Background: an optimization exercise with open tools, aiming at small area, a short achievable clock period and few clock cycles. Do not read the settings as production practice. At most, simulation tests tie the RTL to the original design; equivalence was not proved. The series may have gaps, and a smaller design here may also do less where the tests do not look. For run 2, only the layout was checked, not whether the RTL still works.

--- flow/design.v ---
module mult #(parameter XLEN = 32, parameter NUM_STAGE = 4) 
(
    input clock, reset,
    input start,
    input [1:0] sign,
    input [XLEN-1:0] mcand, mplier,
    output [(2*XLEN)-1:0] product,
    output done
);
    logic [(2*XLEN)-1:0] mcand_out, next_mplier, mcand_in, multiplier_in;
    logic [NUM_STAGE:0][2*XLEN-1:0] internal_mcands, internal_mpliers;
    logic [NUM_STAGE:0][2*XLEN-1:0] internal_sums;
    logic [NUM_STAGE:0] internal_dones;
    assign mcand_in  = sign[0] ? {{XLEN{mcand[XLEN-1]}}, mcand}   : {{XLEN{1'b0}}, mcand} ;
    assign multiplier_in = sign[1] ? {{XLEN{mplier[XLEN-1]}}, mplier} : {{XLEN{1'b0}}, mplier};
    assign internal_mcands[0]   = mcand_in;
    assign internal_mpliers[0]  = multiplier_in;
    assign internal_sums[0] = 'h0;
    assign internal_dones[0]    = start;
    assign done    = internal_dones[NUM_STAGE];
    assign product = internal_sums[NUM_STAGE];
    genvar i;
    for (i = 0; i < NUM_STAGE; ++i) begin : mstage
        mult_stage ms (
            .clock(clock),
            .reset(reset),
            .start(internal_dones[i]),
            .prev_sum(internal_sums[i]),
            .mplier(internal_mpliers[i]),
            .mcand(internal_mcands[i]),
            .product_sum(internal_sums[i+1]),
            .next_mplier(internal_mpliers[i+1]),
            .next_mcand(internal_mcands[i+1]),
            .done(internal_dones[i+1])
        );
    end
    endmodule
module mult_stage (
    input clock, reset, start,
    input [63:0] prev_sum, mplier, mcand,
    output logic [63:0] product_sum, next_mplier, next_mcand,
    output logic done
);
    parameter SHIFT = 64/4;
    logic [63:0] partial_product, shifted_mplier, shifted_mcand;
    assign partial_product = mplier[SHIFT-1:0] * mcand;
    assign shifted_mplier = {{SHIFT{1'b0}}, mplier[63:SHIFT]};
    assign shifted_mcand = {mcand[63-SHIFT:0], {SHIFT{1'b0}}};
    always_ff @(posedge clock) begin
        product_sum <= prev_sum + partial_product;
        next_mplier <= shifted_mplier;
        next_mcand  <= shifted_mcand;
    end
    always_ff @(posedge clock) begin
        if (reset) begin
            done <= 1'b0;
        end else begin
            done <= start;
        end
    end
endmodule  
--- flow/run.sh ---
#!/bin/bash
# synth_recipe.tcl (not shown) runs the flow's synth.tcl, then flattens the netlist and writes it again
# the make line also repeats each setting of config.mk as NAME=value (left out here)
make -C /OpenROAD-flow-scripts/flow DESIGN_CONFIG=/design/flow/config.mk WORK_HOME=/design/flow/orfs CLKGATE_MAP_FILE= SYNTH_SCRIPT=/design/flow/synth_recipe.tcl finish
--- flow/config.mk ---
export PLATFORM = sky130hd
export DESIGN_NAME = mult
export DESIGN_NICKNAME = mult
export VERILOG_FILES = /design/flow/design.v
export SDC_FILE = /design/flow/constraint.sdc
export NUM_CORES = 4
export LEC_CHECK = 0
export CAP_MARGIN = 20
export CORE_MARGIN = 2
export CORE_UTILIZATION = 40
export PLACE_DENSITY = 0.6
export SLEW_MARGIN = 20
--- flow/constraint.sdc ---
create_clock -name core_clock -period 10.0 [get_ports {clock}]
set_input_delay 2.0000 -clock core_clock [delete_from_list [all_inputs] [get_ports {clock}]]
set_output_delay 2.0000 -clock core_clock [all_outputs]
set_load 0.01 [all_outputs]
### Track usage over the die, run 1

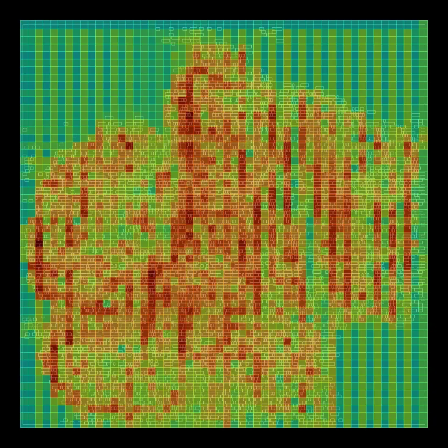
Wirelength per Cell: 19.1 microns
GRT met1 Usage: 29.0%
final core utilization: 43.9%
total track usage: 21.3%
busiest metal layer after global routing: met2

### Metal layers overlaid, run 1

The bar under the picture is 100 microns long. Two of the layers only.
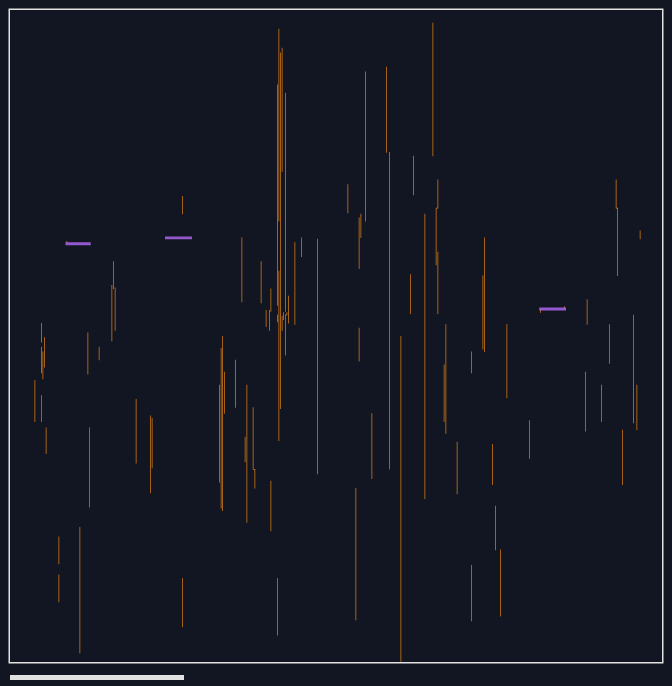
legend:
  purple:
    layer: M5
    wire_length: 40.5 microns
  orange:
    layer: M4
    wire_length: 3860 microns

### Wire density map, run 1

37 x 37 tiles, from white (low) to dark blue (high), scaled to the fullest tile. Values are wire area over tile area, all layers added.
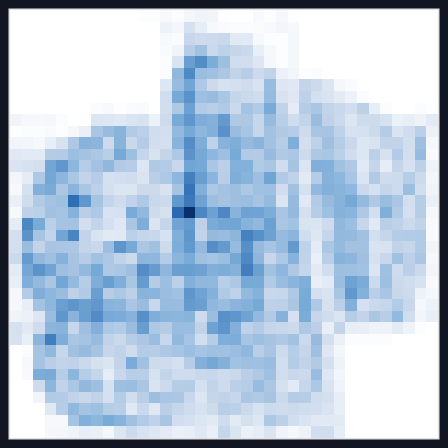
tiles over half the peak: 7.5%
fullest tile: 0.71
emptiest ninth of the die: upper left

### Gate families picked out, run 1

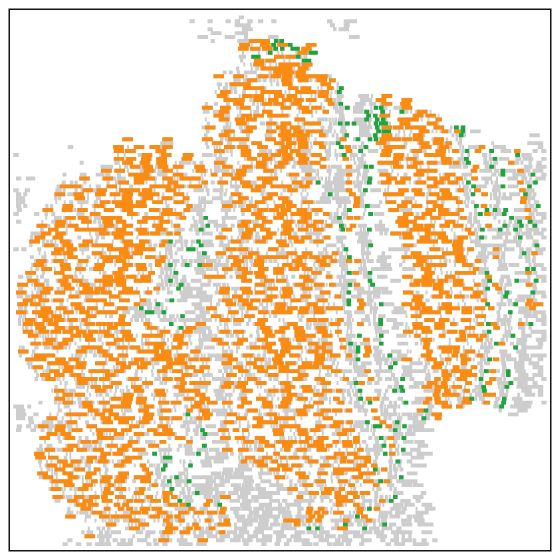
legend:
  green:
    family: xor and xnor cells
    cells: 240
    where: spread over the die
  orange:
    family: fa/ha/maj cells
    cells: 1542
    where: spread over the die
multi-input gate share of total cell area: 70.0%
leading cell type in the layout, fill and taps excluded: inv_1
fin cells: 7612

## run 1: cells in the mapped netlist (6+ instances only)
| cell type | n |
|---|---|
| a21o_1 | 98 |
| a31o_2 | 8 |
| and2_1 | 380 |
| inv_1 | 1235 |
| ha_1 | 323 |
| buf_4 | 64 |
| nor2_1 | 120 |
| dfxtp_1 | 360 |
| nand2_1 | 800 |
| o211ai_1 | 16 |
| o31ai_1 | 11 |
| fa_1 | 1219 |
| nand2b_1 | 27 |
| o21ai_0 | 90 |
| xor2_1 | 62 |
| clkbuf_1 | 187 |
| a211o_1 | 11 |
| or2_2 | 8 |
| nor4_1 | 9 |
| nand4_1 | 17 |
| xnor2_1 | 178 |
| and4_1 | 7 |
| o21a_1 | 27 |
| o21bai_1 | 38 |
| a211oi_1 | 23 |
| a21oi_1 | 186 |
| nor3_1 | 27 |
| o2111ai_1 | 6 |
| a31oi_1 | 13 |
| nand3_1 | 37 |
| a221oi_1 | 10 |
| nor2b_1 | 30 |
| or3_1 | 9 |
| o21ai_1 | 8 |
| and3_1 | 32 |
==> out/results.ini, run 1 <==
[synthesis]
synth.ff_latch_count = 360
synth.top_cells.by_area = fa_1 (45%), dfxtp_1 (13%), inv_1 (8.5%), ha_1 (7.4%), nand2_1 (5.5%)
synth_enable_flop_cells = 0
synth_top_cell_area_share_pct = 44.6
ys_warn_count = 1
synth-async-reset-ratio_pct = 0
top_cell_type_by_total_area_after_synthesis = fa_1
seq_area_frac_synth_pct = 13.2
synthXorXnorAreaFrac_pct = 3.85
main_synth_ff_type = dfxtp_1
syn_area_per_cell_sq_um = 9.51
yosysUniqueCellTypes = 71
synth.area.mux_share_pct = 0.0183
synth_area_sq_um = 54700
synth-compound-area-share_pct = 7.05

[critical_path]
cp_max_fo = 12
worst_path_dominant_cell_family = adder cells
cp.required_ns = 10.54
critical_path_buf_inv_count = 5
critical_path.slowest_cell = dfxtp_1
crit_cells = 33
logic_depth_of_the_worst_register_to_register_path = 33
timing.critical_path.from = mstage[0].ms.next_mplier[1]
worstReg2RegStart = mstage[0].ms.next_mplier[1]
worst_setup_path_endpoint = mstage[1].ms.product_sum[62]
critical_path_sink_type = flop
timing.rr.end = mstage[1].ms.product_sum[62]
worst-setup-path-type = flop to flop

[final_layout]
final_net_count = 7404
clock_tree_area_fraction_pct = 2.54
final_area_sq_um = 59500
final-nonclk-buf-share_pct = 3.81
max_reg_flops = 256
multi_input_logic_area_sq_um = 41600
most-common-layout-cells = inv_1 (1235), fa_1 (1219), nand2_1 (800)
register_ranked_first_by_flip_flop_count = mstage.ms.product_sum
drive_above_1_share_pct = 3.98
seq-cell-share_pct = 12.1
final-seq-area_sq_um = 7220
multi_input_comb_cells = 3901
layout.non_clock_buffers = 252
filler_cell_count = 13000
number_of_sequential_storage_elements = 360

[timing]
setup_violations = 0
rsz0062_at_grt = no
least_margin_pin_slew_ns = 1.05
layout_setup_ws_ns = 0.434
hold-worst-slack_ns = 0.322
fin_crit_sh_pct = 95.7
fmax_mhz = 105
setup_total_negative_slack_ns = 0
maxSlewViolCount = 0
max_slew_margin_pct = 29.8
finalClockSkew_ns = 0.0384
fin_crit_ns = 9.57

[die]
core.rowCount = 135
fp.dieH_microns = 374
die_area_sq_um = 140000
floorplan_core_area_sq_um = 135000
die_x_microns = 374

[worst_hold_path]
hold_path_class = flop to flop
timing.hold.worst.start = mstage[2].ms.product_sum[37]
worstHoldPathCells = 0

[global_routing]
overflow = 0
grt_pass1_vias = 41600
global_route.usage.met3_pct = 3.26
initial_antenna_violation_count = 7
grt_max_degree = 34

[route]
antenna_violating_nets_left = 0
route.top_layer_used = met5
drt_drc_violations_left = 0
route.layer.met1.wl_mm = 64.2
routed_wirelength_mm = 146
drt-pass1-iter-count = 5
met2_wirelength_mm = 68.2
drt_iter0_markers = 2479
wl_met3_mm = 9.50
vias_per_cell = 4.98

[clock_tree]
cts_setup_buffers = 0
post_cts_hold_buffer_count = 0
numClockSinks = 360
ctsRootBufferMaster = clkbuf_16
clkTransAtPathRegs_ns = 0.06
cts.htree.levels = 2
cts_made_buffers = 43
cts_tree = yes

[status]
outcome = finished clean

[placement]
gp_congestion = 0.937
area_after_detailed_placement_sq_um = 58000
detailedPlace.worstSlack_ns = 0.175
io_buffers = 133
place_inst = 7529

Testbench counts for the RTL of run 1, summed over its fixed seeds: cycles 8,024.
## Run 2: large edit since run 1, in outline
flow/design.v: 61 -> 1954 lines; modules unchanged: 0
  mult: edited, 37 -> 1946 lines
  mult_fa: new, 4 lines
  mult_ha: new, 4 lines
  removed: mult_stage
==> module mult_fa as of run 2 <==
module mult_fa (input a, b, c, output s, co);
    assign s = a ^ b ^ c;
    assign co = (a & b) | (a & c) | (b & c);
endmodule
==> module mult_ha as of run 2 <==
module mult_ha (input a, b, output s, co);
    assign s = a ^ b;
    assign co = a & b;
endmodule
--- a/flow/config.mk
+++ b/flow/config.mk
@@ -6,4 +6,5 @@
 export NUM_CORES = 4
 export LEC_CHECK = 0
+export ABC_AREA = 1
 export CAP_MARGIN = 20
 export CORE_MARGIN = 2
@@ -11,2 +12,3 @@
 export PLACE_DENSITY = 0.6
 export SLEW_MARGIN = 20
+export SYNTH_HIERARCHICAL = 1
### Signal wires on met3, run 2

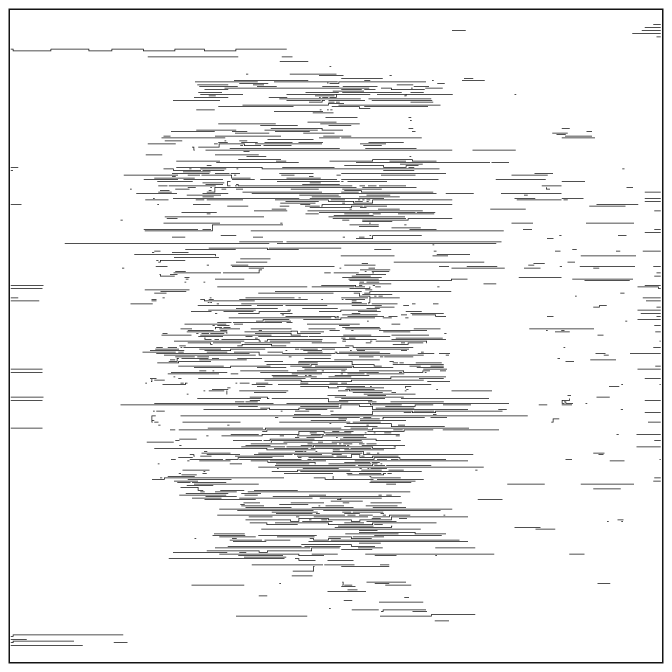
share of all routed wire: 13%
longest straight run: 152 microns

### Wire density map, run 2

29 x 29 tiles, from white (low) to dark blue (high), scaled to the fullest tile. Values are wire area over tile area, all layers added.
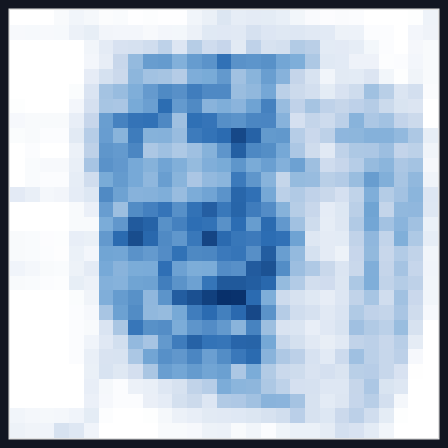
tiles over half the peak: 23%
emptiest ninth of the die: lower left
densest ninth of the die: centre
number of vias in the routed layout: 27000
total track usage: 28.3%
Wirelength per Cell: 24.9 microns

### Gate families picked out, run 2

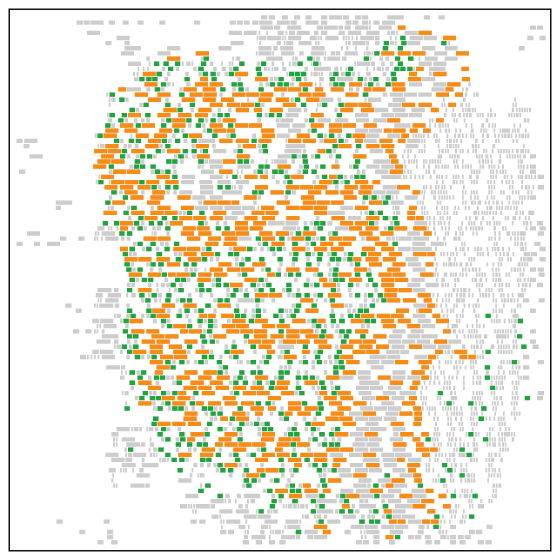
legend:
  orange:
    family: fa/ha/maj cells
    cells: 590
  green:
    family: xor and xnor cells
    cells: 608

==> run 2 against run 1 <==
Compared with the run above:
- first-iteration DRC count is 32% higher
- design area is 41% lower
- utilization is 0.46 points higher
- global-route usage is 7.0 points higher
- synthesized cell count is 37% lower
- clock skew is 0.015 ns lower
- die area is 42% lower
- routed wire length is 19% lower
- hold slack better by 0.081 ns
==> out/results.ini, run 2 <==
[route]
route.top_layer_used = met5
met2_wirelength_mm = 49.9  ; -27%
drt-pass1-iter-count = 6  ; +1
routed_wirelength_mm = 117  ; -19%

[clock_tree]
numClockSinks = 272  ; -24%
cts_setup_buffers = 0  ; unchanged
ctsRootBufferMaster = clkbuf_16
cts_made_buffers = 29  ; -33%

[final_layout]
final_core_utilization_pct = 44.4  ; +0.46 points
register_ranked_first_by_flip_flop_count = t5
most-common-layout-cells = nand2_1 (678), xor2_1 (591), o22ai_1 (512)
mostFrequentLayoutCell = nand2_1

[synthesis]
synth_top_cells_by_count = nand2_1 (678), xor2_1 (591), o22ai_1 (512)
main_synth_ff_type = dfxtp_1
synth_enable_flop_cells = 0  ; unchanged
synth_area_sq_um = 31700  ; -42%
yosysUniqueCellTypes = 30  ; -58%
top_cell_type_by_total_area_after_synthesis = fa_1
synth_top_cell_area_share_pct = 30.4  ; -14 points

[global_routing]
grt_pass1_vias = 27300  ; -34%
overflow = 0  ; unchanged
met1_usage_pct = 36.5  ; +7.4 points
global_route.usage.met3_pct = 10.0  ; +6.8 points
initial_antenna_violation_count = 2  ; -5
grt_max_degree = 36  ; +5.9%

[status]
outcome = finished clean

[critical_path]
cp_max_fo = 5  ; -7
critical_path_sink_type = output port

[timing]
fin_crit_sh_pct = 58.1  ; -38 points
fin_crit_ns = 5.81  ; -3.76 ns
hold-worst-slack_ns = 0.404  ; +0.0813 ns
setup_total_negative_slack_ns = 0  ; unchanged
rsz0062_at_grt = no
maxSlewViolCount = 0  ; unchanged
layout_setup_ws_ns = 4.19  ; +3.76 ns

[die]
fp.dieH_microns = 285  ; -24%
die_x_microns = 285  ; -24%
core.rowCount = 103  ; -24%
die_area_sq_um = 81500  ; -42%

[placement]
place_inst = 4657  ; -38%
gp_congestion = 0.957  ; +2.1%

[worst_hold_path]
hold_path_class = flop to flop

## run 2: final cells by class
cell class | count | area [sq um]
flip-flops and latches | 272 | 5470
fillers | 7674 | 43800
clock inverters | 19 | 274
inverters | 409 | 1540
clock buffers | 35 | 768
diodes | 2 | 5.00
well taps | 1050 | 1310
multi-input cells | 2719 | 23700
repair buffers | 207 | 1890
## run 2: critical path, cell delays in order, from the launching register on
cell,delay [ns]
dfxtp_1,0.32
fa_1,0.52
ha_1,0.45
nand2_1,0.16
nor2_2,0.13
inv_1,0.09
nor2_2,0.25
nand2_1,0.18
nor4_1,0.26
nand2_1,0.13
nand2_1,0.07
nand2_1,0.04
nand2_1,0.06
clkdlybuf4s50_1,0.55
## run 2: worst paths after layout
path / to / cells after the start / startpoint
hold reg to reg: vld[1] / 2 / vld[0]
hold / removal: vld[1] / 2 / vld[0]
setup reg to reg: t5[103] / 9 / ar[32]
setup / recovery: product[62] / 13 / t5[107]

==> afterwards: timing with drivers on the ports <==
In the flow no input, the clock included, has a driving cell. The finished layouts below were timed again as built, in two steps.
Step 1 sets driving cells, clkbuf_16 on the clock port and buf_2 on the other inputs (assumed; they add their load-dependent delay and slew).
Step 2 moves the port delays by t, midway between the first and last clock arrival at a register: inputs arrive t later, outputs are due t later. That takes back most of the time a late clock gives input paths.
a / b / c = ideal ports / drivers / drivers and shift; a / b = the first two.
run | t, ns | slack for setup (ns) | worst hold slack (ns) | slew at the worst register clock pin (ns) | worst slew at a driven data input, ns
run 1 | 0.667 | 0.434 / 0.434 / 0.434 | 0.322 / 0.322 / 0.322 | 0.08 / 0.08 | 0.12
run 2 | 0.658 | 4.192 / 4.129 / 4.787 | 0.404 / 0.404 / 0.404 | 0.07 / 0.07 | 0.06
After both steps setup and hold are still met in every run listed.
